This is an optimization exercise on Yosys and OpenROAD, whose aim is small area and a short achievable clock period, not a production implementation. Function was checked by simulation only, so behaviour that the tests miss may differ from the original. Some runs may be left out. An edit can pass the tests and still lose a function that they never use.

run_1/layer_met3.png
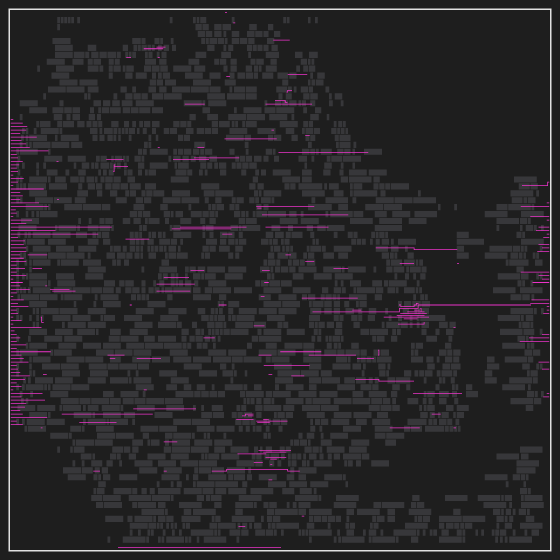
run_1/cell_density.png
Scale bar: 50 µm. The die is cut into 21 by 21 equal tiles; dark blue is low, red is high, 0 to 100% covered.
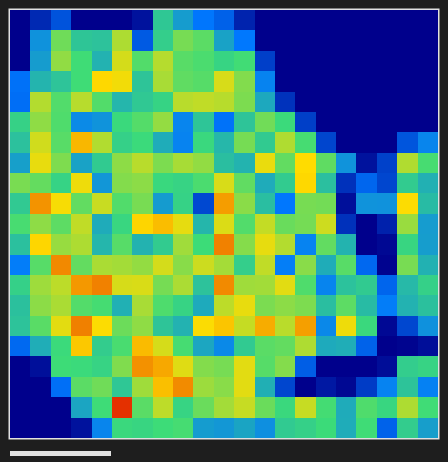
run_1/flops_by_reg.png
Scale bar: 50 µm. Other sequential cells in the stronger grey, the rest of the logic in the fainter grey.
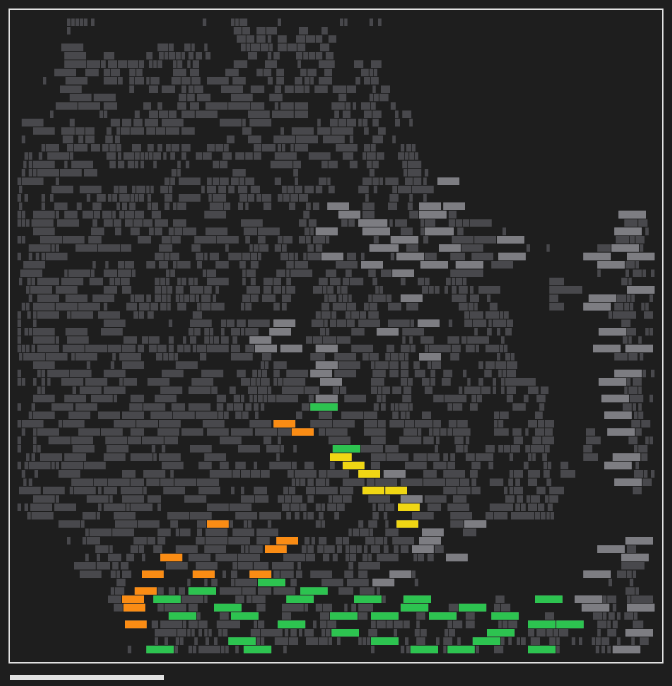
run_1/ir_drop.png
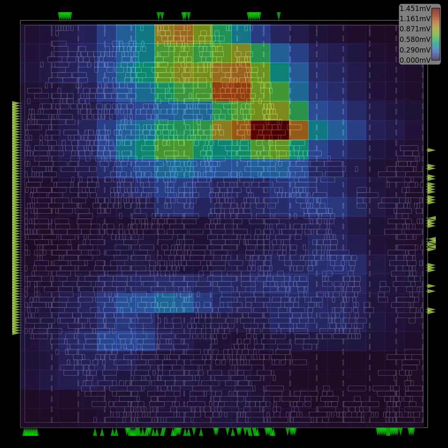
## flow/design.v in outline (module list and top-level ports)
// module day1_solver: 921 lines
// module fa3: 4 lines
// module ha2: 4 lines
module day1_solver #(
    parameter W = 8
) (
    input wire clk,
    input wire reset,
    input wire valid_in,
    input wire [W*17-1:0] flat_data,
    input wire [W-1:0] valid_mask,
    output wire [31:0] part1_count,
    output wire [31:0] part2_count
);
  // ...
==> flow/flow/run.sh <==
#!/bin/bash
# Layout flow: the standard flow (standard.sh, with config.mk's settings),
# except that the port buffers use the smallest buffer cell
# (sky130_fd_sc_hd__buf_1) rather than the delay buffer buffer_ports picks.
# Every input and output port still gets its own buffer. The make output is
# kept in standard_flow.log; ORFS keeps each step's log under orfs/logs/.
set -euo pipefail
bash standard.sh "BUFFER_PORTS_ARGS=-buffer_cell sky130_fd_sc_hd__buf_1" finish > standard_flow.log 2>&1
==> flow/standard.sh <==
#!/bin/bash
# synth_recipe.tcl (not shown) runs the flow's synth.tcl, then flattens the netlist and writes it again
# the make line also repeats each setting of config.mk as NAME=value (left out here)
make -C /OpenROAD-flow-scripts/flow DESIGN_CONFIG=/design/flow/config.mk WORK_HOME=/design/flow/orfs CLKGATE_MAP_FILE= SYNTH_SCRIPT=/design/flow/synth_recipe.tcl "${@:-finish}"
==> flow/config.mk <==
export PLATFORM = sky130hd
export DESIGN_NAME = day1_solver
export DESIGN_NICKNAME = day1_solver
export VERILOG_FILES = /design/flow/design.v
export SDC_FILE = /design/flow/constraint.sdc
export NUM_CORES = 4
export LEC_CHECK = 0
export CAP_MARGIN = 20
export CORE_MARGIN = 2
export CORE_UTILIZATION = 40
export CTS_BUF_LIST = sky130_fd_sc_hd__clkbuf_8
export SLEW_MARGIN = 20
export SYNTH_HIERARCHICAL = 1
==> flow/constraint.sdc <==
create_clock -name core_clock -period 50.0 [get_ports {clk}]
set_input_delay 10.0000 -clock core_clock [delete_from_list [all_inputs] [get_ports {clk}]]
set_output_delay 10.0000 -clock core_clock [all_outputs]
set_load 0.01 [all_outputs]
==> impl_metrics.csv, run 1 <==
group,metric,value,unit
outcome,status,"complete, no violations",
cts,clockRootBuffer,"clkbuf_8",
sta,post-route-period-util,0.392,
synth,synth-edff-count,0,
global_routing,antenna_found_initial,2,
route,wl_per_cell,18.0,µm
cts,cts_inserted_buffers,17,
place,placed_area,18700,µm²
route,met1_length,20000,µm
route,drc,0,
synth,postSynthAreaPerCell,10.3,µm²
route,vias_per_cell,5.31,
synth,synth_nets,2231,
cells_and_area,drive_gt1_frac,0.0509,
setup_path,r2r_cells,36,
cells_and_area,nets,2430,
synth,netlist.area_leader.share,0.314,
die,die_y,212,µm
sta,fin_crit,19.62,ns
setup_path,cpPeakStageDelay,0.57,ns
synth,synth_commonest_cells,"fa_1, ha_1, xnor2_1",
setup_path,cpLargestDelayFamily,"adder cells",
cells_and_area,fin_area,19100,µm²
sta,fin_ws,30.38,ns
cts,cts_setup_buffers,0,
cells_and_area,fin_cells,2473,
sta,timing.hold.ws,0.460,ns
setup_path,worst-path-max-fanout,6,
setup_path,endpoint_kind,"flip-flop",
setup_path,cp.depth,37,
cells_and_area,area_delta_synth_final,10.4,%
synth,synth-main-ff-cell,"dfrtp_1",
place,routabilityCongestion,0.913,
global_routing,grt_overflow,0,
cts,cts_hold_buf,0,
setup_path,slowest_stage,"fa_1",
setup_path,start_kind,"input pin",
cts,post_cts_resized,0,
setup_path,cp_common_cell,"fa_1",
route,routed_wl,44400,µm
die,rows,76,
die,dieArea,45000,µm²
global_routing,use_met1,0.272,
setup_path,crit_buf_inv,5,
route,routed-wl-met2,22000,µm
route,detail-route-antenna-nets,0,
die,die_x,212,µm
place,post-place-ws,29.94,ns
synth,yosys.area.top_type,"fa_1",
synth,ys_ff_latch,125,
cts,clock_insertion_delay_worst_skew,0.46,ns
route,wl_met3,1670,µm
die,io_pins,211,
global_routing,grt-busiest-layer,"met2",
worst_hold_path,hold_depth,1,
global_routing,grt_pass1_vias,13616,
cells_and_area,final_common_cell,"fa_1",
worst_hold_path,hold_class,"reg2reg",
cells_and_area,final_cell_mix,"fa_1, buf_1, ha_1, xnor2_1, inv_1",
synth,netlist_instances,1675,
sta,fin_tns_setup,0,ns
flow_run,drv_cap,0,
synth,ys.warnings.count,7,
sta,hold_viol_final,0,
sta,slew_violations,0,
sta,finalSetupViolCount,0,
synth,ys_seq_area_frac,0.166,
synth,syn-cell-area,17300,µm²
place,dp.cells,2439,
sta,worst_pin_slew,0.827,ns
sta,rsz0062_at_grt,"no",
cts,cts_tree,"done",
synth,synth_most_common_cell,"fa_1",
route,drt_pass1_iterations,7,
cts,htree_levels,4,
Back to the opening pictures, layer_met3.png:
main direction: horizontal
longest straight run: 63.7 µm
met3 Use GR: 0.0264
DR vias: 13130

Back to the opening pictures, cell_density.png:
tiles over 75% full: 5.7%
fullest tile: 95%
emptiest ninth of the die: north-east
Initial Utilization: 0.404
Core ar.: 42900 µm²
Util after Layout: 0.446

Back to the opening pictures, flops_by_reg.png:
| colour | signal | flops |
|---|---|---|
| green | tot2 | 32 |
| yellow | rbq6 | 7 |
| orange | yq | 13 |

Back to the opening pictures, ir_drop.png:

-- run 1: cell families after synthesis --
logic type,Yosys count,share of synthesized area
simple gates,438,0.136
fa+ha+maj,410,0.414
compound gates,348,0.144
xor+xnor,188,0.0959
buf+inv,148,0.0341
flops,125,0.166
mux,18,0.0109
-- run 1: worst register-to-register path: cells and delay by family (launching register included) --
family	cells	cell delay, ns
adder cells (fa/ha/maj)	12	5.04
AND/OR/NAND/NOR	7	1.50
AO/OA/AOI/OAI	7	1.31
XOR/XNOR	3	0.89
multiplexers	2	0.61
flip-flops	1	0.47
buffers and inverters	5	0.35
-- run 1: area by class of cell --
type | count | area [µm²]
Fill cell | 4125 | 23800
Tap cell | 585 | 732
Clock inverter | 14 | 145
Inverter | 122 | 459
Timing Repair Buffer | 206 | 801
Multi-Input combinational cell | 1402 | 13900
Clock buffer | 18 | 248
Sequential cell | 125 | 2870
Antenna cell | 1 | 2.50
run_1/layer_met1.png
Supply wires on this layer in grey.
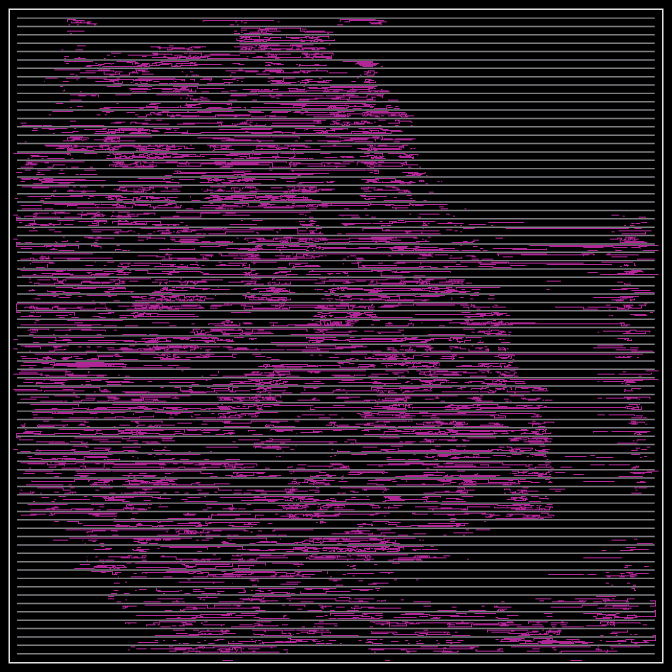

## Run 2: what changed since run 1
==> flow/flow/run.sh (replaced) <==
#!/bin/bash
# Layout flow: the standard flow (standard.sh, with config.mk's settings),
# with two changes to how the layout is made:
#  - the port buffers use the smallest buffer cell (sky130_fd_sc_hd__buf_1)
#    rather than the delay buffer buffer_ports picks; every input and output
#    port still gets its own buffer;
#  - the timing repair aims for 31.2 ns of setup slack (a shorter achieved
#    period), instead of 0. The clock period and constraints are unchanged.
# The make output is kept in standard_flow.log; ORFS keeps each step's log
# under orfs/logs/.
set -euo pipefail
bash standard.sh "BUFFER_PORTS_ARGS=-buffer_cell sky130_fd_sc_hd__buf_1" \
  SETUP_SLACK_MARGIN=31.2 finish > standard_flow.log 2>&1
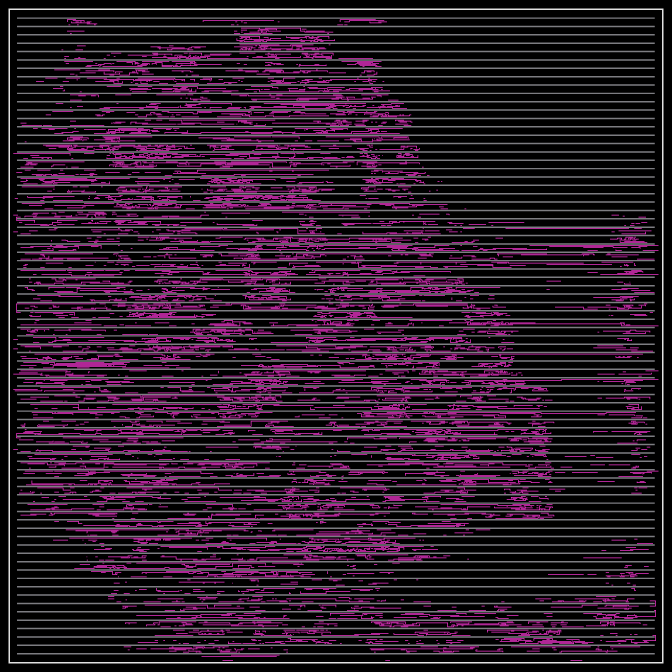
run_2/layer_met1.png
Supply wires on this layer in grey.
nets with wire on the layer: 2224
share of all routed wire: 44%
main direction: horizontal
wire length on this layer: 19900 µm
longest straight run: 69.0 µm
Global Route met1 Usage: 0.272
DR vias: 13238
drt total wl: 44900 µm

==> run 2 against run 1 <==
  * Still clean on timing, DRC and antenna
  * Maximum frequency rose by 5.3%
  * Clock skew barely moved
  * Via count rose by 0.82%
  * Clock-buffer cell count did not move
  * Die area did not move
  * Critical path depth did not move
  * Final area rose by 2.7%
  * Worst hold slack barely moved
  * Critical endpoint unchanged
==> impl_metrics.csv, run 2 <==
group,metric,value,unit
outcome,status,"complete, no violations",
place,routabilityCongestion,0.913,
route,drt_pass1_iterations,5,
sta,post-route-period-util,0.373,
sta,fin_crit,18.64,ns
global_routing,grt_overflow,0,
place,io_buffers,202,
setup_path,r2r_cells,34,
synth,synth-edff-count,0,
sta,rsz0062_at_grt,"yes",
setup_path,crit_buf_inv,4,
cts,cts_setup_buffers,4,
setup_path,slowest_stage,"fa_2",
cells_and_area,final_cell_mix,"fa_1, buf_1, ha_1, xnor2_1, inv_1",
sta,slew_violations,0,
die,io_pins,211,
synth,ys_ff_latch,125,
synth,yosys.area.top_type,"fa_1",
synth,netlist_instances,1675,
route,wl_met3,1760,µm
sta,fin_tns_setup,0,ns
cts,cts_hold_buf,0,
global_routing,grt-busiest-layer,"met2",
cells_and_area,fin_cells,2493,
global_routing,antenna_found_initial,2,
cts,clock_insertion_delay_worst_skew,0.46,ns
cts,cts_tree,"done",
die,rows,76,
global_routing,grt_use_met3,0.0267,
cts,clockRootBuffer,"clkbuf_8",
sta,fmax,53.7,MHz
die,die_x,212,µm
route,vias_per_cell,5.31,
synth,synth_most_common_cell,"fa_1",
synth,syn-cell-area,17300,µm²
route,detail-route-antenna-nets,0,
route,maxUsedRoutingLayer,"met5",
cells_and_area,n_fill_cell,4100,
setup_path,endpoint_kind,"flip-flop",
global_routing,grt_pass1_vias,13641,
die,dieArea,45000,µm²
cells_and_area,post-route-util,0.458,
sta,worst_pin_slew,0.844,ns
synth,ys_seq_area_frac,0.166,
cells_and_area,regArea,2870,µm²
setup_path,cpPeakStageDelay,0.64,ns
route,met1_length,19900,µm
synth,netlist.area_leader.share,0.314,
sta,hold_viol_final,0,
worst_hold_path,hold_depth,1,
setup_path,worst-path-max-fanout,6,
cells_and_area,drive_gt1_frac,0.0950,
synth,synth_nets,2231,
synth,ys.warnings.count,7,
setup_path,start_kind,"input pin",
setup_path,cp_common_cell,"fa_2",
synth,postSynthAreaPerCell,10.3,µm²
die,core_area,42900,µm²
setup_path,cpLargestDelayFamily,"adder cells",
worst_hold_path,hold_class,"reg2reg",
sta,finalSetupViolCount,0,
cells_and_area,nets,2449,
place,dp.cells,2439,
cells_and_area,area_delta_synth_final,13.3,%
route,wl_per_cell,18.0,µm
synth,synth-main-ff-cell,"dfrtp_1",
cts,cts_inserted_buffers,17,
route,routed-wl-met2,22400,µm
route,drc,0,
cells_and_area,final_common_cell,"fa_1",
cells_and_area,multi_input_area,14200,µm²
die,die_y,212,µm
die,initial_core_util,0.404,
setup_path,cp.depth,37,
synth,synth_commonest_cells,"fa_1, ha_1, xnor2_1",
flow_run,drv_cap,0,
cts,htree_levels,4,
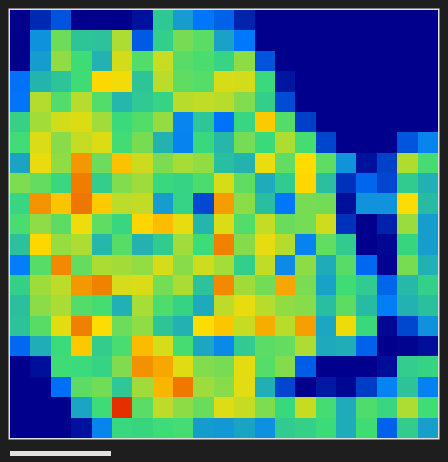
run_2/cell_density.png
Scale bar: 50 µm. The die is cut into 21 by 21 equal tiles; dark blue is low, red is high, 0 to 100% covered.
emptiest ninth of the die: north-east
mean over tiles: 42%
nearly empty tiles: 17%
fullest tile: 95%
tiles over 75% full: 7.3%
densest ninth of the die: west

==> run 2: cell counts after synthesis <==
Identical to the previous run, type by type.
==> run 2: cell type report <==
type / count / area share
inverter: 122 / 0.0234
sequential: 125 / 0.146
clock buffer: 18 / 0.0126
timing repair buffer: 225 / 0.0490
clock inverter: 14 / 0.00739
multi-input combinational: 1402 / 0.724
antenna: 2 / 0.000255
tap: 585 / 0.0373
==> run 2: kinds of logic (layout without fill, tap and decap cells) <==
logic type,Yosys count,count (layout),share of synthesized area
other,0,2,0
AO/OA/AOI/OAI,348,348,0.144
AND/OR/NAND/NOR,438,438,0.136
adder cells (fa/ha/maj),410,410,0.414
multiplexers,18,18,0.0109
XOR/XNOR,188,188,0.0959
buffers and inverters,148,379,0.0341
flip-flops,125,125,0.166
==> run 2: per-stage QoR <==
step | hold WS (ns) | worst slack [ns] | instance area [µm²]
after floorplan | 0.478 | 31.40 | 17300
after global placement | 0.447 | 30.12 | 18700
after detailed placement | 0.448 | 29.94 | 18700
after CTS | 0.464 | 31.16 | 19200
after global routing | 0.489 | 30.98 | 19600
final | 0.460 | 31.36 | 19600
run_2/ir_drop.png
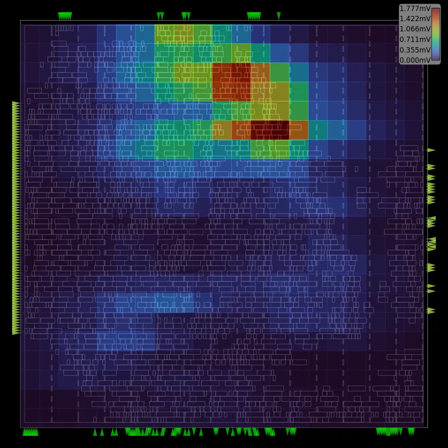

## Run 3: what changed since run 2
--- a/flow/design.v
+++ b/flow/design.v
@@ -649,3 +649,29 @@
     wire zm = (pm == 7'd0);
-    wire [8:0] ou1 = {1'b0, 1'b0, pm[6], pm[5], pm[4], pm[3], pm[2], pm[1], pm[0]} + {1'b0, 1'b0, rbq4[6], rbq4[5], rbq4[4], rbq4[3], rbq4[2], rbq4[1], rbq4[0]};
+    wire [8:0] ou1_p = {1'b0, 1'b0, pm[6], pm[5], pm[4], pm[3], pm[2], pm[1], pm[0]} ^ {1'b0, 1'b0, rbq4[6], rbq4[5], rbq4[4], rbq4[3], rbq4[2], rbq4[1], rbq4[0]};
+    wire [8:0] ou1_g = {1'b0, 1'b0, pm[6], pm[5], pm[4], pm[3], pm[2], pm[1], pm[0]} & {1'b0, 1'b0, rbq4[6], rbq4[5], rbq4[4], rbq4[3], rbq4[2], rbq4[1], rbq4[0]};
+    wire ou1_G1 = ou1_g[1] | (ou1_p[1] & ou1_g[0]);
+    wire ou1_P1 = ou1_p[1] & ou1_p[0];
+    wire ou1_G2 = ou1_g[3] | (ou1_p[3] & ou1_g[2]);
+    wire ou1_P2 = ou1_p[3] & ou1_p[2];
+    wire ou1_G3 = ou1_g[5] | (ou1_p[5] & ou1_g[4]);
+    wire ou1_P3 = ou1_p[5] & ou1_p[4];
+    wire ou1_G4 = ou1_g[7] | (ou1_p[7] & ou1_g[6]);
+    wire ou1_P4 = ou1_p[7] & ou1_p[6];
+    wire ou1_G5 = ou1_G2 | (ou1_P2 & ou1_G1);
+    wire ou1_P5 = ou1_P2 & ou1_P1;
+    wire ou1_G6 = ou1_G4 | (ou1_P4 & ou1_G3);
+    wire ou1_P6 = ou1_P4 & ou1_P3;
+    wire ou1_G7 = ou1_G6 | (ou1_P6 & ou1_G5);
+    wire ou1_P7 = ou1_P6 & ou1_P5;
+    wire ou1_G8 = ou1_G3 | (ou1_P3 & ou1_G5);
+    wire ou1_P8 = ou1_P3 & ou1_P5;
+    wire ou1_G9 = ou1_g[2] | (ou1_p[2] & ou1_G1);
+    wire ou1_P9 = ou1_p[2] & ou1_P1;
+    wire ou1_G10 = ou1_g[4] | (ou1_p[4] & ou1_G5);
+    wire ou1_P10 = ou1_p[4] & ou1_P5;
+    wire ou1_G11 = ou1_g[6] | (ou1_p[6] & ou1_G8);
+    wire ou1_P11 = ou1_p[6] & ou1_P8;
+    wire ou1_G12 = ou1_g[8] | (ou1_p[8] & ou1_G7);
+    wire ou1_P12 = ou1_p[8] & ou1_P7;
+    wire [8:0] ou1 = {ou1_p[8] ^ ou1_G7, ou1_p[7] ^ ou1_G11, ou1_p[6] ^ ou1_G8, ou1_p[5] ^ ou1_G10, ou1_p[4] ^ ou1_G5, ou1_p[3] ^ ou1_G9, ou1_p[2] ^ ou1_G1, ou1_p[1] ^ ou1_g[0], ou1_p[0]};
     wire ot1_1 = (ou1[8] | (ou1[7] | (ou1[6] & (ou1[5] & (ou1[4] | (ou1[3] | ou1[2]))))));
@@ -671,3 +697,29 @@
     fa3 ut_497 (.a(pm[6]), .b(rbq4[6]), .c(rbq5[6]), .s(t_497), .co(t_498));
-    wire [8:0] ou2 = {1'b0, t_498, t_496, t_494, t_492, t_490, t_488, t_486, t_485} + {1'b0, 1'b0, t_497, t_495, t_493, t_491, t_489, t_487, 1'b0};
+    wire [8:0] ou2_p = {1'b0, t_498, t_496, t_494, t_492, t_490, t_488, t_486, t_485} ^ {1'b0, 1'b0, t_497, t_495, t_493, t_491, t_489, t_487, 1'b0};
+    wire [8:0] ou2_g = {1'b0, t_498, t_496, t_494, t_492, t_490, t_488, t_486, t_485} & {1'b0, 1'b0, t_497, t_495, t_493, t_491, t_489, t_487, 1'b0};
+    wire ou2_G1 = ou2_g[1] | (ou2_p[1] & ou2_g[0]);
+    wire ou2_P1 = ou2_p[1] & ou2_p[0];
+    wire ou2_G2 = ou2_g[3] | (ou2_p[3] & ou2_g[2]);
+    wire ou2_P2 = ou2_p[3] & ou2_p[2];
+    wire ou2_G3 = ou2_g[5] | (ou2_p[5] & ou2_g[4]);
+    wire ou2_P3 = ou2_p[5] & ou2_p[4];
+    wire ou2_G4 = ou2_g[7] | (ou2_p[7] & ou2_g[6]);
+    wire ou2_P4 = ou2_p[7] & ou2_p[6];
+    wire ou2_G5 = ou2_G2 | (ou2_P2 & ou2_G1);
+    wire ou2_P5 = ou2_P2 & ou2_P1;
+    wire ou2_G6 = ou2_G4 | (ou2_P4 & ou2_G3);
+    wire ou2_P6 = ou2_P4 & ou2_P3;
+    wire ou2_G7 = ou2_G6 | (ou2_P6 & ou2_G5);
+    wire ou2_P7 = ou2_P6 & ou2_P5;
+    wire ou2_G8 = ou2_G3 | (ou2_P3 & ou2_G5);
+    wire ou2_P8 = ou2_P3 & ou2_P5;
+    wire ou2_G9 = ou2_g[2] | (ou2_p[2] & ou2_G1);
+    wire ou2_P9 = ou2_p[2] & ou2_P1;
+    wire ou2_G10 = ou2_g[4] | (ou2_p[4] & ou2_G5);
+    wire ou2_P10 = ou2_p[4] & ou2_P5;
+    wire ou2_G11 = ou2_g[6] | (ou2_p[6] & ou2_G8);
+    wire ou2_P11 = ou2_p[6] & ou2_P8;
+    wire ou2_G12 = ou2_g[8] | (ou2_p[8] & ou2_G7);
+    wire ou2_P12 = ou2_p[8] & ou2_P7;
+    wire [8:0] ou2 = {ou2_p[8] ^ ou2_G7, ou2_p[7] ^ ou2_G11, ou2_p[6] ^ ou2_G8, ou2_p[5] ^ ou2_G10, ou2_p[4] ^ ou2_G5, ou2_p[3] ^ ou2_G9, ou2_p[2] ^ ou2_G1, ou2_p[1] ^ ou2_g[0], ou2_p[0]};
     wire ot2_1 = (ou2[8] | (ou2[7] | (ou2[6] & (ou2[5] & (ou2[4] | (ou2[3] | ou2[2]))))));
@@ -691,3 +743,29 @@
     fa3 ut_509 (.a(rbq6[6]), .b(t_496), .c(t_497), .s(t_509), .co(t_510));
-    wire [8:0] ou3 = {1'b0, t_498, t_508, t_506, t_504, t_502, t_500, t_499, t_485} + {1'b0, t_510, t_509, t_507, t_505, t_503, t_501, 1'b0, rbq6[0]};
+    wire [8:0] ou3_p = {1'b0, t_498, t_508, t_506, t_504, t_502, t_500, t_499, t_485} ^ {1'b0, t_510, t_509, t_507, t_505, t_503, t_501, 1'b0, rbq6[0]};
+    wire [8:0] ou3_g = {1'b0, t_498, t_508, t_506, t_504, t_502, t_500, t_499, t_485} & {1'b0, t_510, t_509, t_507, t_505, t_503, t_501, 1'b0, rbq6[0]};
+    wire ou3_G1 = ou3_g[1] | (ou3_p[1] & ou3_g[0]);
+    wire ou3_P1 = ou3_p[1] & ou3_p[0];
+    wire ou3_G2 = ou3_g[3] | (ou3_p[3] & ou3_g[2]);
+    wire ou3_P2 = ou3_p[3] & ou3_p[2];
+    wire ou3_G3 = ou3_g[5] | (ou3_p[5] & ou3_g[4]);
+    wire ou3_P3 = ou3_p[5] & ou3_p[4];
+    wire ou3_G4 = ou3_g[7] | (ou3_p[7] & ou3_g[6]);
+    wire ou3_P4 = ou3_p[7] & ou3_p[6];
+    wire ou3_G5 = ou3_G2 | (ou3_P2 & ou3_G1);
+    wire ou3_P5 = ou3_P2 & ou3_P1;
+    wire ou3_G6 = ou3_G4 | (ou3_P4 & ou3_G3);
+    wire ou3_P6 = ou3_P4 & ou3_P3;
+    wire ou3_G7 = ou3_G6 | (ou3_P6 & ou3_G5);
+    wire ou3_P7 = ou3_P6 & ou3_P5;
+    wire ou3_G8 = ou3_G3 | (ou3_P3 & ou3_G5);
+    wire ou3_P8 = ou3_P3 & ou3_P5;
+    wire ou3_G9 = ou3_g[2] | (ou3_p[2] & ou3_G1);
+    wire ou3_P9 = ou3_p[2] & ou3_P1;
+    wire ou3_G10 = ou3_g[4] | (ou3_p[4] & ou3_G5);
+    wire ou3_P10 = ou3_p[4] & ou3_P5;
+    wire ou3_G11 = ou3_g[6] | (ou3_p[6] & ou3_G8);
+    wire ou3_P11 = ou3_p[6] & ou3_P8;
+    wire ou3_G12 = ou3_g[8] | (ou3_p[8] & ou3_G7);
+    wire ou3_P12 = ou3_p[8] & ou3_P7;
+    wire [8:0] ou3 = {ou3_p[8] ^ ou3_G7, ou3_p[7] ^ ou3_G11, ou3_p[6] ^ ou3_G8, ou3_p[5] ^ ou3_G10, ou3_p[4] ^ ou3_G5, ou3_p[3] ^ ou3_G9, ou3_p[2] ^ ou3_G1, ou3_p[1] ^ ou3_g[0], ou3_p[0]};
     wire ot3_1 = (ou3[8] | (ou3[7] | (ou3[6] & (ou3[5] & (ou3[4] | (ou3[3] | ou3[2]))))));
@@ -715,3 +793,29 @@
     fa3 ut_525 (.a(t_498), .b(t_510), .c(t_524), .s(t_525), .co(t_526));
-    wire [8:0] ou4 = {t_526, t_525, t_522, t_520, t_518, t_516, t_514, t_513, t_511} + {1'b0, 1'b0, t_523, t_521, t_519, t_517, t_515, 1'b0, 1'b0};
+    wire [8:0] ou4_p = {t_526, t_525, t_522, t_520, t_518, t_516, t_514, t_513, t_511} ^ {1'b0, 1'b0, t_523, t_521, t_519, t_517, t_515, 1'b0, 1'b0};
+    wire [8:0] ou4_g = {t_526, t_525, t_522, t_520, t_518, t_516, t_514, t_513, t_511} & {1'b0, 1'b0, t_523, t_521, t_519, t_517, t_515, 1'b0, 1'b0};
+    wire ou4_G1 = ou4_g[1] | (ou4_p[1] & ou4_g[0]);
+    wire ou4_P1 = ou4_p[1] & ou4_p[0];
+    wire ou4_G2 = ou4_g[3] | (ou4_p[3] & ou4_g[2]);
+    wire ou4_P2 = ou4_p[3] & ou4_p[2];
+    wire ou4_G3 = ou4_g[5] | (ou4_p[5] & ou4_g[4]);
+    wire ou4_P3 = ou4_p[5] & ou4_p[4];
+    wire ou4_G4 = ou4_g[7] | (ou4_p[7] & ou4_g[6]);
+    wire ou4_P4 = ou4_p[7] & ou4_p[6];
+    wire ou4_G5 = ou4_G2 | (ou4_P2 & ou4_G1);
+    wire ou4_P5 = ou4_P2 & ou4_P1;
+    wire ou4_G6 = ou4_G4 | (ou4_P4 & ou4_G3);
+    wire ou4_P6 = ou4_P4 & ou4_P3;
+    wire ou4_G7 = ou4_G6 | (ou4_P6 & ou4_G5);
+    wire ou4_P7 = ou4_P6 & ou4_P5;
+    wire ou4_G8 = ou4_G3 | (ou4_P3 & ou4_G5);
+    wire ou4_P8 = ou4_P3 & ou4_P5;
+    wire ou4_G9 = ou4_g[2] | (ou4_p[2] & ou4_G1);
+    wire ou4_P9 = ou4_p[2] & ou4_P1;
+    wire ou4_G10 = ou4_g[4] | (ou4_p[4] & ou4_G5);
+    wire ou4_P10 = ou4_p[4] & ou4_P5;
+    wire ou4_G11 = ou4_g[6] | (ou4_p[6] & ou4_G8);
+    wire ou4_P11 = ou4_p[6] & ou4_P8;
+    wire ou4_G12 = ou4_g[8] | (ou4_p[8] & ou4_G7);
+    wire ou4_P12 = ou4_p[8] & ou4_P7;
+    wire [8:0] ou4 = {ou4_p[8] ^ ou4_G7, ou4_p[7] ^ ou4_G11, ou4_p[6] ^ ou4_G8, ou4_p[5] ^ ou4_G10, ou4_p[4] ^ ou4_G5, ou4_p[3] ^ ou4_G9, ou4_p[2] ^ ou4_G1, ou4_p[1] ^ ou4_g[0], ou4_p[0]};
     wire ot4_1 = (ou4[8] | (ou4[7] | (ou4[6] & (ou4[5] & (ou4[4] | (ou4[3] | ou4[2]))))));
@@ -728,3 +832,29 @@
     wire zc = (pc == 7'd0);
-    wire [8:0] iu1 = {1'b0, 1'b0, pc[6], pc[5], pc[4], pc[3], pc[2], pc[1], pc[0]} + {1'b0, 1'b0, rb0[6], rb0[5], rb0[4], rb0[3], rb0[2], rb0[1], rb0[0]};
+    wire [8:0] iu1_p = {1'b0, 1'b0, pc[6], pc[5], pc[4], pc[3], pc[2], pc[1], pc[0]} ^ {1'b0, 1'b0, rb0[6], rb0[5], rb0[4], rb0[3], rb0[2], rb0[1], rb0[0]};
+    wire [8:0] iu1_g = {1'b0, 1'b0, pc[6], pc[5], pc[4], pc[3], pc[2], pc[1], pc[0]} & {1'b0, 1'b0, rb0[6], rb0[5], rb0[4], rb0[3], rb0[2], rb0[1], rb0[0]};
+    wire iu1_G1 = iu1_g[1] | (iu1_p[1] & iu1_g[0]);
+    wire iu1_P1 = iu1_p[1] & iu1_p[0];
+    wire iu1_G2 = iu1_g[3] | (iu1_p[3] & iu1_g[2]);
+    wire iu1_P2 = iu1_p[3] & iu1_p[2];
+    wire iu1_G3 = iu1_g[5] | (iu1_p[5] & iu1_g[4]);
+    wire iu1_P3 = iu1_p[5] & iu1_p[4];
+    wire iu1_G4 = iu1_g[7] | (iu1_p[7] & iu1_g[6]);
+    wire iu1_P4 = iu1_p[7] & iu1_p[6];
+    wire iu1_G5 = iu1_G2 | (iu1_P2 & iu1_G1);
+    wire iu1_P5 = iu1_P2 & iu1_P1;
+    wire iu1_G6 = iu1_G4 | (iu1_P4 & iu1_G3);
+    wire iu1_P6 = iu1_P4 & iu1_P3;
+    wire iu1_G7 = iu1_G6 | (iu1_P6 & iu1_G5);
+    wire iu1_P7 = iu1_P6 & iu1_P5;
+    wire iu1_G8 = iu1_G3 | (iu1_P3 & iu1_G5);
+    wire iu1_P8 = iu1_P3 & iu1_P5;
+    wire iu1_G9 = iu1_g[2] | (iu1_p[2] & iu1_G1);
+    wire iu1_P9 = iu1_p[2] & iu1_P1;
+    wire iu1_G10 = iu1_g[4] | (iu1_p[4] & iu1_G5);
+    wire iu1_P10 = iu1_p[4] & iu1_P5;
+    wire iu1_G11 = iu1_g[6] | (iu1_p[6] & iu1_G8);
+    wire iu1_P11 = iu1_p[6] & iu1_P8;
+    wire iu1_G12 = iu1_g[8] | (iu1_p[8] & iu1_G7);
+    wire iu1_P12 = iu1_p[8] & iu1_P7;
+    wire [8:0] iu1 = {iu1_p[8] ^ iu1_G7, iu1_p[7] ^ iu1_G11, iu1_p[6] ^ iu1_G8, iu1_p[5] ^ iu1_G10, iu1_p[4] ^ iu1_G5, iu1_p[3] ^ iu1_G9, iu1_p[2] ^ iu1_G1, iu1_p[1] ^ iu1_g[0], iu1_p[0]};
     wire it1_1 = (iu1[8] | (iu1[7] | (iu1[6] & (iu1[5] & (iu1[4] | (iu1[3] | iu1[2]))))));
@@ -750,3 +880,29 @@
     fa3 ut_539 (.a(pc[6]), .b(rb0[6]), .c(rb1[6]), .s(t_539), .co(t_540));
-    wire [8:0] iu2 = {1'b0, t_540, t_538, t_536, t_534, t_532, t_530, t_528, t_527} + {1'b0, 1'b0, t_539, t_537, t_535, t_533, t_531, t_529, 1'b0};
+    wire [8:0] iu2_p = {1'b0, t_540, t_538, t_536, t_534, t_532, t_530, t_528, t_527} ^ {1'b0, 1'b0, t_539, t_537, t_535, t_533, t_531, t_529, 1'b0};
+    wire [8:0] iu2_g = {1'b0, t_540, t_538, t_536, t_534, t_532, t_530, t_528, t_527} & {1'b0, 1'b0, t_539, t_537, t_535, t_533, t_531, t_529, 1'b0};
+    wire iu2_G1 = iu2_g[1] | (iu2_p[1] & iu2_g[0]);
+    wire iu2_P1 = iu2_p[1] & iu2_p[0];
+    wire iu2_G2 = iu2_g[3] | (iu2_p[3] & iu2_g[2]);
+    wire iu2_P2 = iu2_p[3] & iu2_p[2];
+    wire iu2_G3 = iu2_g[5] | (iu2_p[5] & iu2_g[4]);
+    wire iu2_P3 = iu2_p[5] & iu2_p[4];
+    wire iu2_G4 = iu2_g[7] | (iu2_p[7] & iu2_g[6]);
+    wire iu2_P4 = iu2_p[7] & iu2_p[6];
+    wire iu2_G5 = iu2_G2 | (iu2_P2 & iu2_G1);
+    wire iu2_P5 = iu2_P2 & iu2_P1;
+    wire iu2_G6 = iu2_G4 | (iu2_P4 & iu2_G3);
+    wire iu2_P6 = iu2_P4 & iu2_P3;
+    wire iu2_G7 = iu2_G6 | (iu2_P6 & iu2_G5);
+    wire iu2_P7 = iu2_P6 & iu2_P5;
+    wire iu2_G8 = iu2_G3 | (iu2_P3 & iu2_G5);
+    wire iu2_P8 = iu2_P3 & iu2_P5;
+    wire iu2_G9 = iu2_g[2] | (iu2_p[2] & iu2_G1);
+    wire iu2_P9 = iu2_p[2] & iu2_P1;
+    wire iu2_G10 = iu2_g[4] | (iu2_p[4] & iu2_G5);
+    wire iu2_P10 = iu2_p[4] & iu2_P5;
+    wire iu2_G11 = iu2_g[6] | (iu2_p[6] & iu2_G8);
+    wire iu2_P11 = iu2_p[6] & iu2_P8;
+    wire iu2_G12 = iu2_g[8] | (iu2_p[8] & iu2_G7);
+    wire iu2_P12 = iu2_p[8] & iu2_P7;
+    wire [8:0] iu2 = {iu2_p[8] ^ iu2_G7, iu2_p[7] ^ iu2_G11, iu2_p[6] ^ iu2_G8, iu2_p[5] ^ iu2_G10, iu2_p[4] ^ iu2_G5, iu2_p[3] ^ iu2_G9, iu2_p[2] ^ iu2_G1, iu2_p[1] ^ iu2_g[0], iu2_p[0]};
     wire it2_1 = (iu2[8] | (iu2[7] | (iu2[6] & (iu2[5] & (iu2[4] | (iu2[3] | iu2[2]))))));
@@ -770,3 +926,29 @@
     fa3 ut_551 (.a(rb2[6]), .b(t_538), .c(t_539), .s(t_551), .co(t_552));
-    wire [8:0] iu3 = {1'b0, t_540, t_550, t_548, t_546, t_544, t_542, t_541, t_527} + {1'b0, t_552, t_551, t_549, t_547, t_545, t_543, 1'b0, rb2[0]};
+    wire [8:0] iu3_p = {1'b0, t_540, t_550, t_548, t_546, t_544, t_542, t_541, t_527} ^ {1'b0, t_552, t_551, t_549, t_547, t_545, t_543, 1'b0, rb2[0]};
+    wire [8:0] iu3_g = {1'b0, t_540, t_550, t_548, t_546, t_544, t_542, t_541, t_527} & {1'b0, t_552, t_551, t_549, t_547, t_545, t_543, 1'b0, rb2[0]};
+    wire iu3_G1 = iu3_g[1] | (iu3_p[1] & iu3_g[0]);
+    wire iu3_P1 = iu3_p[1] & iu3_p[0];
+    wire iu3_G2 = iu3_g[3] | (iu3_p[3] & iu3_g[2]);
+    wire iu3_P2 = iu3_p[3] & iu3_p[2];
+    wire iu3_G3 = iu3_g[5] | (iu3_p[5] & iu3_g[4]);
+    wire iu3_P3 = iu3_p[5] & iu3_p[4];
+    wire iu3_G4 = iu3_g[7] | (iu3_p[7] & iu3_g[6]);
+    wire iu3_P4 = iu3_p[7] & iu3_p[6];
+    wire iu3_G5 = iu3_G2 | (iu3_P2 & iu3_G1);
+    wire iu3_P5 = iu3_P2 & iu3_P1;
+    wire iu3_G6 = iu3_G4 | (iu3_P4 & iu3_G3);
+    wire iu3_P6 = iu3_P4 & iu3_P3;
+    wire iu3_G7 = iu3_G6 | (iu3_P6 & iu3_G5);
+    wire iu3_P7 = iu3_P6 & iu3_P5;
+    wire iu3_G8 = iu3_G3 | (iu3_P3 & iu3_G5);
+    wire iu3_P8 = iu3_P3 & iu3_P5;
+    wire iu3_G9 = iu3_g[2] | (iu3_p[2] & iu3_G1);
+    wire iu3_P9 = iu3_p[2] & iu3_P1;
+    wire iu3_G10 = iu3_g[4] | (iu3_p[4] & iu3_G5);
+    wire iu3_P10 = iu3_p[4] & iu3_P5;
+    wire iu3_G11 = iu3_g[6] | (iu3_p[6] & iu3_G8);
+    wire iu3_P11 = iu3_p[6] & iu3_P8;
+    wire iu3_G12 = iu3_g[8] | (iu3_p[8] & iu3_G7);
+    wire iu3_P12 = iu3_p[8] & iu3_P7;
+    wire [8:0] iu3 = {iu3_p[8] ^ iu3_G7, iu3_p[7] ^ iu3_G11, iu3_p[6] ^ iu3_G8, iu3_p[5] ^ iu3_G10, iu3_p[4] ^ iu3_G5, iu3_p[3] ^ iu3_G9, iu3_p[2] ^ iu3_G1, iu3_p[1] ^ iu3_g[0], iu3_p[0]};
     wire it3_1 = (iu3[8] | (iu3[7] | (iu3[6] & (iu3[5] & (iu3[4] | (iu3[3] | iu3[2]))))));
@@ -794,3 +976,29 @@
     fa3 ut_567 (.a(t_540), .b(t_552), .c(t_566), .s(t_567), .co(t_568));
-    wire [8:0] iu4 = {t_568, t_567, t_564, t_562, t_560, t_558, t_556, t_555, t_553} + {1'b0, 1'b0, t_565, t_563, t_561, t_559, t_557, 1'b0, 1'b0};
+    wire [8:0] iu4_p = {t_568, t_567, t_564, t_562, t_560, t_558, t_556, t_555, t_553} ^ {1'b0, 1'b0, t_565, t_563, t_561, t_559, t_557, 1'b0, 1'b0};
+    wire [8:0] iu4_g = {t_568, t_567, t_564, t_562, t_560, t_558, t_556, t_555, t_553} & {1'b0, 1'b0, t_565, t_563, t_561, t_559, t_557, 1'b0, 1'b0};
+    wire iu4_G1 = iu4_g[1] | (iu4_p[1] & iu4_g[0]);
+    wire iu4_P1 = iu4_p[1] & iu4_p[0];
+    wire iu4_G2 = iu4_g[3] | (iu4_p[3] & iu4_g[2]);
+    wire iu4_P2 = iu4_p[3] & iu4_p[2];
+    wire iu4_G3 = iu4_g[5] | (iu4_p[5] & iu4_g[4]);
+    wire iu4_P3 = iu4_p[5] & iu4_p[4];
+    wire iu4_G4 = iu4_g[7] | (iu4_p[7] & iu4_g[6]);
+    wire iu4_P4 = iu4_p[7] & iu4_p[6];
+    wire iu4_G5 = iu4_G2 | (iu4_P2 & iu4_G1);
+    wire iu4_P5 = iu4_P2 & iu4_P1;
+    wire iu4_G6 = iu4_G4 | (iu4_P4 & iu4_G3);
+    wire iu4_P6 = iu4_P4 & iu4_P3;
+    wire iu4_G7 = iu4_G6 | (iu4_P6 & iu4_G5);
+    wire iu4_P7 = iu4_P6 & iu4_P5;
+    wire iu4_G8 = iu4_G3 | (iu4_P3 & iu4_G5);
+    wire iu4_P8 = iu4_P3 & iu4_P5;
+    wire iu4_G9 = iu4_g[2] | (iu4_p[2] & iu4_G1);
+    wire iu4_P9 = iu4_p[2] & iu4_P1;
+    wire iu4_G10 = iu4_g[4] | (iu4_p[4] & iu4_G5);
+    wire iu4_P10 = iu4_p[4] & iu4_P5;
+    wire iu4_G11 = iu4_g[6] | (iu4_p[6] & iu4_G8);
+    wire iu4_P11 = iu4_p[6] & iu4_P8;
+    wire iu4_G12 = iu4_g[8] | (iu4_p[8] & iu4_G7);
+    wire iu4_P12 = iu4_p[8] & iu4_P7;
+    wire [8:0] iu4 = {iu4_p[8] ^ iu4_G7, iu4_p[7] ^ iu4_G11, iu4_p[6] ^ iu4_G8, iu4_p[5] ^ iu4_G10, iu4_p[4] ^ iu4_G5, iu4_p[3] ^ iu4_G9, iu4_p[2] ^ iu4_G1, iu4_p[1] ^ iu4_g[0], iu4_p[0]};
     wire it4_1 = (iu4[8] | (iu4[7] | (iu4[6] & (iu4[5] & (iu4[4] | (iu4[3] | iu4[2]))))));
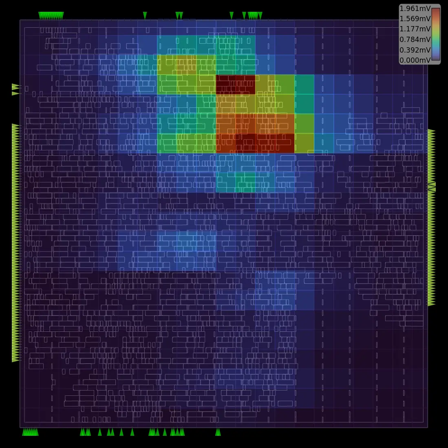
run_3/ir_drop.png

==> run 3 against run 2 <==
  * Clock skew down 0.0021 ns
  * Via count is 9.2% lower
  * Sequential share of layout area increased by 0.60 points
  * Cell count decreased by 7.0%
  * Non-clock buffer count rose by 6
  * Critical endpoint unchanged
  * Highest routed layer is now met4
==> impl_metrics.csv, run 3 <==
group,metric,value,unit
cells_and_area,final_cell_mix,"fa_1, buf_1, ha_1, inv_1, xnor2_1",
outcome,status,"complete, no violations",
synth,yosys.area.top_type,"fa_1",
setup_path,crit_buf_inv,4,
cells_and_area,final_common_cell,"fa_1",
route,vias_per_cell,5.19,
setup_path,crit_required,50.32,ns
sta,fmax,54.0,MHz
cts,clk_pin_slew_worst_paths,0.09,ns
cts,cts_hold_buf,0,
sta,slew_violations,0,
sta,worst_pin_slew,1.02,ns
cells_and_area,area_delta_synth_final,13.6,%
setup_path,endpoint_kind,"flip-flop",
cells_and_area,insertedDiodeCount,0,
synth,synth_nets,2117,
global_routing,antenna_found_initial,0,
place,dp_hpwl,35800,µm
cts,tritoncts_num_sinks,125,
synth,synth-edff-count,0,
setup_path,slowest_stage,"fa_2",
cells_and_area,nonClockBufferCount,231,
cts,clockBufferDepth,2,
cells_and_area,n_sequential_cell,125,
cells_and_area,nets,2343,
worst_hold_path,hold_class,"reg2reg",
die,die_x,208,µm
die,initial_core_util,0.406,
sta,post-route-period-util,0.371,
cells_and_area,nClkBuffers,17,
setup_path,cp.depth,35,
place,routabilityCongestion,0.912,
die,core_area,40900,µm²
synth,syn-cell-area,16600,µm²
die,rows,74,
route,wl_per_cell,17.8,µm
route,routed_wl,41400,µm
setup_path,cpPeakStageDelay,0.62,ns
synth,netlist_instances,1547,
worst_hold_path,hold_depth,1,
synth,ys.warnings.count,7,
cells_and_area,clk_share,0.0197,
cells_and_area,buffer_area_frac,0.0524,
cells_and_area,fin_area,18900,µm²
setup_path,path_class,"in2reg",
cts,cts_inserted_buffers,17,
global_routing,grt_overflow,0,
sta,fin_skew,0.0177,ns
global_routing,grt_pass1_wl,67100,µm
die,dieArea,43200,µm²
route,drc,0,
sta,max_slew_margin,0.311,
cells_and_area,multi_input_gates,1277,
setup_path,worst-path-max-fanout,6,
die,io_pins,211,
global_routing,grt_use_total,0.194,
cts,cts_tree,"done",
place,post-place-ws,30.11,ns
cells_and_area,dominant_cells,"multi-input combinational cells",
route,detail-route-antenna-nets,0,
cells_and_area,multi_input_area,13500,µm²
place,io_buffers,202,
cells_and_area,multi_input_area_share,0.717,
synth,ys_seq_area_frac,0.172,
setup_path,cp_common_cell,"fa_1",
sta,fin_tns_setup,0,ns
die,taps,532,
synth,synth_commonest_cells,"fa_1, ha_1, inv_1",
cts,htree_levels,4,
synth,postSynthAreaPerCell,10.7,µm²
setup_path,worstPathArrival,18.85,ns
sta,rsz0062_at_grt,"no",
setup_path,start_kind,"input pin",
cells_and_area,inverters_excl_clock,121,
cts,clockRootBuffer,"clkbuf_8",
global_routing,grt_start_max_net_pins,73,
cells_and_area,drive_gt1_frac,0.104,
synth,synth_area_leaders,"fa_1, dfrtp_1, ha_1, dfxtp_1, xnor2_1",
synth,synth-main-ff-cell,"dfrtp_1",
die,die_y,208,µm
setup_path,cpLargestDelayFamily,"adder cells",
global_routing,grt_pass1_vias,12586,
place,placed_area,17900,µm²
flow_run,drv_cap,0,
sta,hold_viol_final,0,
synth,async_reset_ff_frac,0.576,
sta,finalSetupViolCount,0,
route,drt_pass1_iterations,5,
cells_and_area,n_fill_cell,3908,
setup_path,regToRegSetupSlack,39.58,ns
route,vias,12026,
sta,fin_ws,31.47,ns
cts,clock_insertion_delay_worst_skew,0.45,ns
sta,fin_crit,18.53,ns
setup_path,r2r_cells,40,
synth,netlist.area_leader.share,0.353,
synth,synth_most_common_cell,"fa_1",
synth,ys_ff_latch,125,
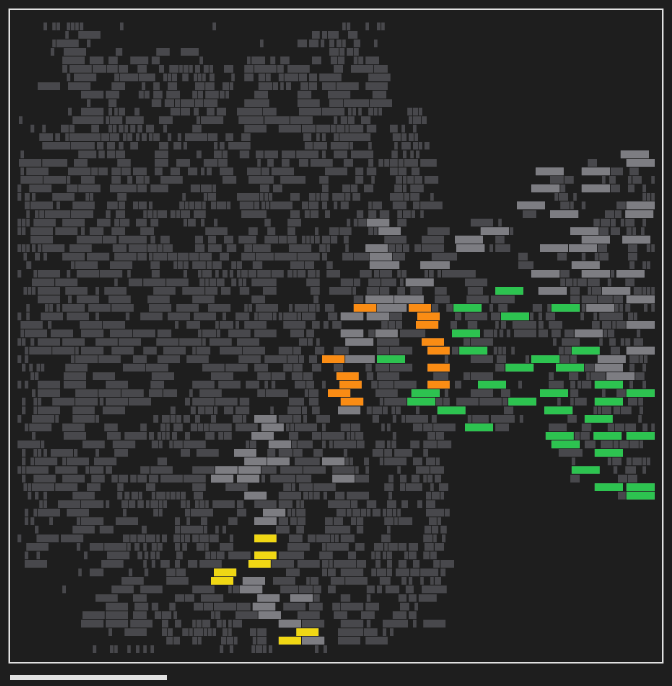
run_3/flops_by_reg.png
Scale bar: 50 µm. Other sequential cells in the stronger grey, the rest of the logic in the fainter grey.
| colour | signal | flops |
|---|---|---|
| yellow | rbq6 | 7 |
| orange | yq | 13 |
| green | tot2 | 32 |
not coloured: 73
Util after Layout: 0.461
sequential cell area: 2870 µm²
sequential share of cell area: 0.152

-- run 3: cell count changes after synthesis, sizes merged, moves of 8 or more --
cell and change:
fa +21, o21a -19, nor3 -16, a211oi -15, o21ai -11, xnor2 -11, and2 -8, nand4 -8
-- run 3: logic make-up after synthesis --
kind of cell               Yosys count  synth area share
adders and majority gates          423             0.451
buffers and inverters              146            0.0358
muxes                               16            0.0105
DFF                                125             0.172
AOI/OAI and AO/OA                  273             0.112
and+or+nand+nor                    387             0.123
xor gates and xnor gates           177            0.0959
-- run 3: metal layers --
metal,track usage,wire [µm],vias up
met5,0,0,-
met4,0.0494,912,0
met3,0.0251,1550,45
met2,0.321,19400,311
met1,0.270,19500,5909
li1,-,-,5761
-- run 3: through the flow --
step,hold WS (ns),std cells
2_1_floorplan,0.478,1547
3_3_place_gp,0.457,2257
3_5_place_dp,0.460,2257
4_1_cts,0.480,2302
5_1_grt,0.495,2318
6_report,0.477,2318
-- run 3: what timing repair did --
item / 4_1_cts / 5_1_grt
cloned: 0 / 1
buffers inserted: 13 / 15
gates resized for setup: 25 / 66
setup endpoints to repair: 27 / 31
pin swaps: 8 / 25
run_3/layer_met1.png
Supply wires on this layer in grey.
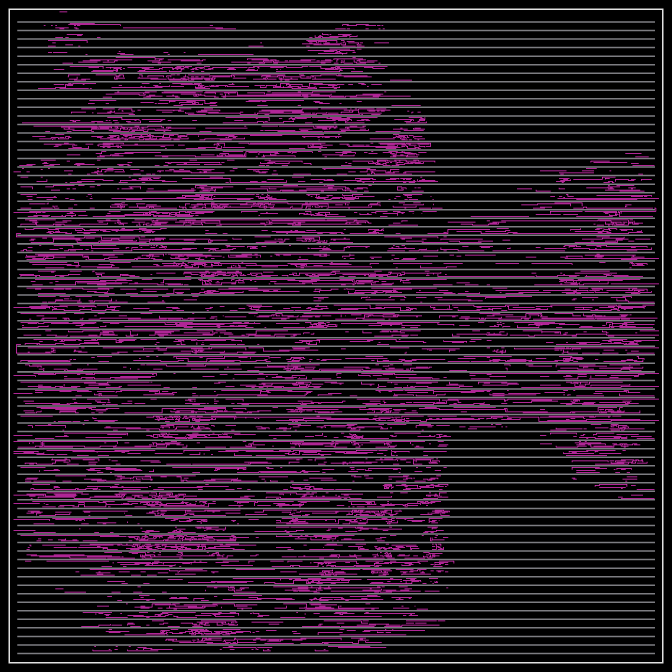

## Run 4: what changed since run 3
--- a/flow/design.v
+++ b/flow/design.v
@@ -647,3 +647,43 @@
     wire t_484 = f41[6] | t_482;
-    wire [12:0] y = {1'b1, ~t_483, t_480, t_479, t_470, t_463, t_454, t_453, t_432, t_431, t_416, t_394, t_374} + {t_484, 1'b0, ~t_481, 1'b0, t_474, t_469, t_462, 1'b0, t_442, 1'b0, 1'b0, t_396, t_376};
+    wire [12:0] y_p = {1'b1, ~t_483, t_480, t_479, t_470, t_463, t_454, t_453, t_432, t_431, t_416, t_394, t_374} ^ {t_484, 1'b0, ~t_481, 1'b0, t_474, t_469, t_462, 1'b0, t_442, 1'b0, 1'b0, t_396, t_376};
+    wire [12:0] y_g = {1'b1, ~t_483, t_480, t_479, t_470, t_463, t_454, t_453, t_432, t_431, t_416, t_394, t_374} & {t_484, 1'b0, ~t_481, 1'b0, t_474, t_469, t_462, 1'b0, t_442, 1'b0, 1'b0, t_396, t_376};
+    wire y_G1 = y_g[1] | (y_p[1] & y_g[0]);
+    wire y_P1 = y_p[1] & y_p[0];
+    wire y_G2 = y_g[3] | (y_p[3] & y_g[2]);
+    wire y_P2 = y_p[3] & y_p[2];
+    wire y_G3 = y_g[5] | (y_p[5] & y_g[4]);
+    wire y_P3 = y_p[5] & y_p[4];
+    wire y_G4 = y_g[7] | (y_p[7] & y_g[6]);
+    wire y_P4 = y_p[7] & y_p[6];
+    wire y_G5 = y_g[9] | (y_p[9] & y_g[8]);
+    wire y_P5 = y_p[9] & y_p[8];
+    wire y_G6 = y_g[11] | (y_p[11] & y_g[10]);
+    wire y_P6 = y_p[11] & y_p[10];
+    wire y_G7 = y_G2 | (y_P2 & y_G1);
+    wire y_P7 = y_P2 & y_P1;
+    wire y_G8 = y_G4 | (y_P4 & y_G3);
+    wire y_P8 = y_P4 & y_P3;
+    wire y_G9 = y_G6 | (y_P6 & y_G5);
+    wire y_P9 = y_P6 & y_P5;
+    wire y_G10 = y_G8 | (y_P8 & y_G7);
+    wire y_P10 = y_P8 & y_P7;
+    wire y_G11 = y_G9 | (y_P9 & y_G10);
+    wire y_P11 = y_P9 & y_P10;
+    wire y_G12 = y_G3 | (y_P3 & y_G7);
+    wire y_P12 = y_P3 & y_P7;
+    wire y_G13 = y_G5 | (y_P5 & y_G10);
+    wire y_P13 = y_P5 & y_P10;
+    wire y_G14 = y_g[2] | (y_p[2] & y_G1);
+    wire y_P14 = y_p[2] & y_P1;
+    wire y_G15 = y_g[4] | (y_p[4] & y_G7);
+    wire y_P15 = y_p[4] & y_P7;
+    wire y_G16 = y_g[6] | (y_p[6] & y_G12);
+    wire y_P16 = y_p[6] & y_P12;
+    wire y_G17 = y_g[8] | (y_p[8] & y_G10);
+    wire y_P17 = y_p[8] & y_P10;
+    wire y_G18 = y_g[10] | (y_p[10] & y_G13);
+    wire y_P18 = y_p[10] & y_P13;
+    wire y_G19 = y_g[12] | (y_p[12] & y_G11);
+    wire y_P19 = y_p[12] & y_P11;
+    wire [12:0] y = {y_p[12] ^ y_G11, y_p[11] ^ y_G18, y_p[10] ^ y_G13, y_p[9] ^ y_G17, y_p[8] ^ y_G10, y_p[7] ^ y_G16, y_p[6] ^ y_G12, y_p[5] ^ y_G15, y_p[4] ^ y_G7, y_p[3] ^ y_G14, y_p[2] ^ y_G1, y_p[1] ^ y_g[0], y_p[0]};
     wire zm = (pm == 7'd0);
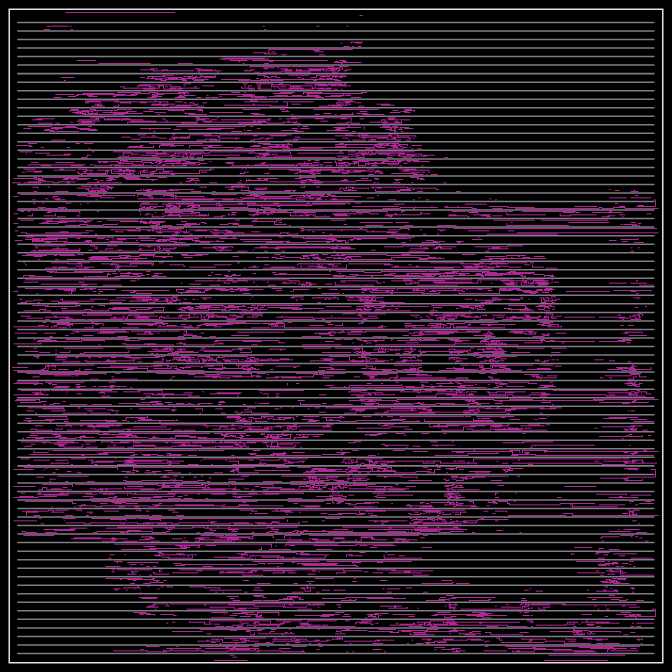
run_4/layer_met1.png
Supply wires on this layer in grey.
main direction: horizontal
wire length on this layer: 19300 µm
nets with wire on the layer: 2151
longest straight run: 64.9 µm
share of all routed wire: 45%

==> run 4 against run 3 <==
  * Still clean on timing, DRC and antenna
  * Critical path depth is the same
  * Sequential share of layout area shrank 0.11 points
  * Area after synthesis grew 0.14%
  * Global-route usage grew 0.63 points
  * First-iteration DRC count grew 5.0%
  * Critical endpoint unchanged
  * Largest cell class unchanged
  * Highest routed layer is now met5
==> impl_metrics.csv, run 4 <==
group,metric,value,unit
outcome,status,"complete, no violations",
sta,max_slew_margin,0.369,
route,detail-route-antenna-nets,0,
cells_and_area,drive_gt1_frac,0.0949,
cells_and_area,final_common_cell,"fa_1",
sta,fin_crit,18.51,ns
synth,netlist_instances,1560,
global_routing,grtUsageMet2,0.336,
cells_and_area,fin_area,19000,µm²
cts,clk_pin_slew_worst_paths,0.09,ns
setup_path,worst-path-max-fanout,6,
synth,async_reset_ff_frac,0.576,
sta,fin_tns_setup,0,ns
cells_and_area,fin_cells,2326,
route,routed_wl,43100,µm
synth,synth-edff-count,0,
die,die_y,208,µm
cells_and_area,n_fill_cell,3875,
synth,synth-main-ff-cell,"dfrtp_1",
global_routing,grt_overflow,0,
sta,fin_skew,0.0316,ns
die,initial_core_util,0.407,
cts,htree_levels,4,
worst_hold_path,hold_depth,1,
cells_and_area,nets,2353,
cts,cts_hold_buf,0,
die,rows,74,
synth,yosys.area.top_type,"fa_1",
setup_path,crit_required,50.32,ns
sta,worst_pin_slew,0.946,ns
place,placed_area,18000,µm²
synth,postSynthAreaPerCell,10.7,µm²
setup_path,cpPeakStageDelay,0.57,ns
die,core_area,40900,µm²
sta,slew_violations,0,
setup_path,endpoint_kind,"flip-flop",
global_routing,grt_pass1_vias,12742,
route,drt_pass1_iterations,5,
cts,clockBufferDepth,2,
cts,clockRootBuffer,"clkbuf_8",
global_routing,grt_use_total,0.200,
global_routing,antenna_found_initial,3,
cts,cts_inserted_buffers,17,
sta,fmax,54.0,MHz
place,dp_hpwl,37400,µm
synth,synth_area_leaders,"fa_1, dfrtp_1, ha_1, dfxtp_1, xnor2_1",
sta,finalSetupViolCount,0,
route,wl_met3,1830,µm
global_routing,grt_start_max_net_pins,73,
place,routabilityCongestion,0.949,
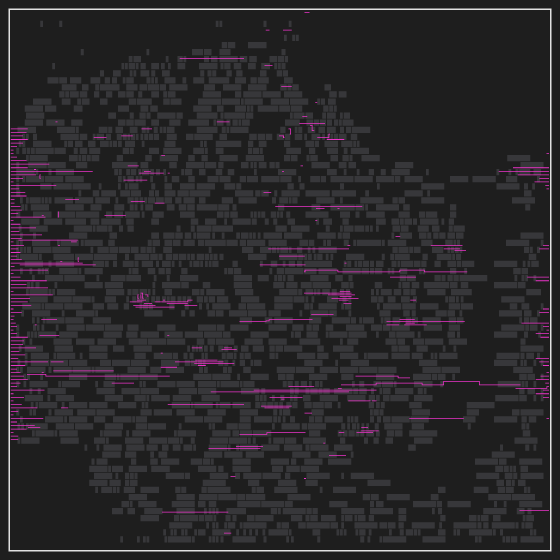
run_4/layer_met3.png
main direction: horizontal
share of all routed wire: 4.2%
nets with wire on the layer: 220
longest straight run: 52.9 µm
wire length on this layer: 1830 µm

[run 4: kinds of logic after synthesis]
kind of cell,synth area share
adders and majority gates,0.455
and+or+nand+nor,0.120
AOI/OAI and AO/OA,0.112
xor gates and xnor gates,0.0932
buffers and inverters,0.0374
DFF,0.172
muxes,0.0109
[run 4: worst max-delay path: cells and delay by family]
kind,cells,cell delay (ns)
buf+inv,3,0.28
compound gates,11,1.81
simple gates,2,0.59
fa+ha+maj,13,5.21
mux,1,0.09
xor+xnor,5,0.84
[run 4: area by class of cell]
cell class,instances,area (µm²),share of cell area
inverters,130,489,0.0257
flip-flops and latches,125,2870,0.151
repair buffers,228,965,0.0508
well taps,532,666,0.0350
clock inverters,15,209,0.0110
diodes,2,5.00,0.000263
clock buffers,17,234,0.0123
multi-input cells,1277,13600,0.714
[run 4: what timing repair did]
item,CTS,global route
pin swaps,5,31
gates cloned,0,0
resized for setup,31,61
setup endpoints to repair,16,31
buffers inserted,3,21

[static timing again, ports no longer ideal]
The flow's constraints put no driver on any port. The routed layouts listed below were extracted and timed again, unchanged, in two steps. Step 1 sets driving cells, clkbuf_16 on the clock port and buf_2 on the other inputs (assumed; they add their load-dependent delay and slew). Step 2 also shifts input and output timing later by t, the mid clock arrival at the registers, as if the neighbouring blocks saw the same clock. Three values: no drivers, after step 1, after step 2; two values: the first two.
| run | t (ns) | slack for setup (ns) | hold WS [ns] | worst setup path after step 2 |
|---|---|---|---|---|
| run 1 | 0.492 | 30.379 / 30.399 / 29.907 | 0.460 / 0.460 / 0.460 | input to register |
| run 2 | 0.492 | 31.365 / 31.376 / 30.884 | 0.460 / 0.460 / 0.460 | input to register |
| run 3 | 0.484 | 31.474 / 31.443 / 31.013 | 0.477 / 0.477 / 0.477 | input to register |
| run 4 | 0.495 | 31.495 / 31.514 / 31.019 | 0.477 / 0.477 / 0.477 | input to register |
After both steps every run listed still meets setup and hold. The setup slack of run 2, which loses most, moves by +0.011 ns with the drivers and by -0.481 ns with both steps.
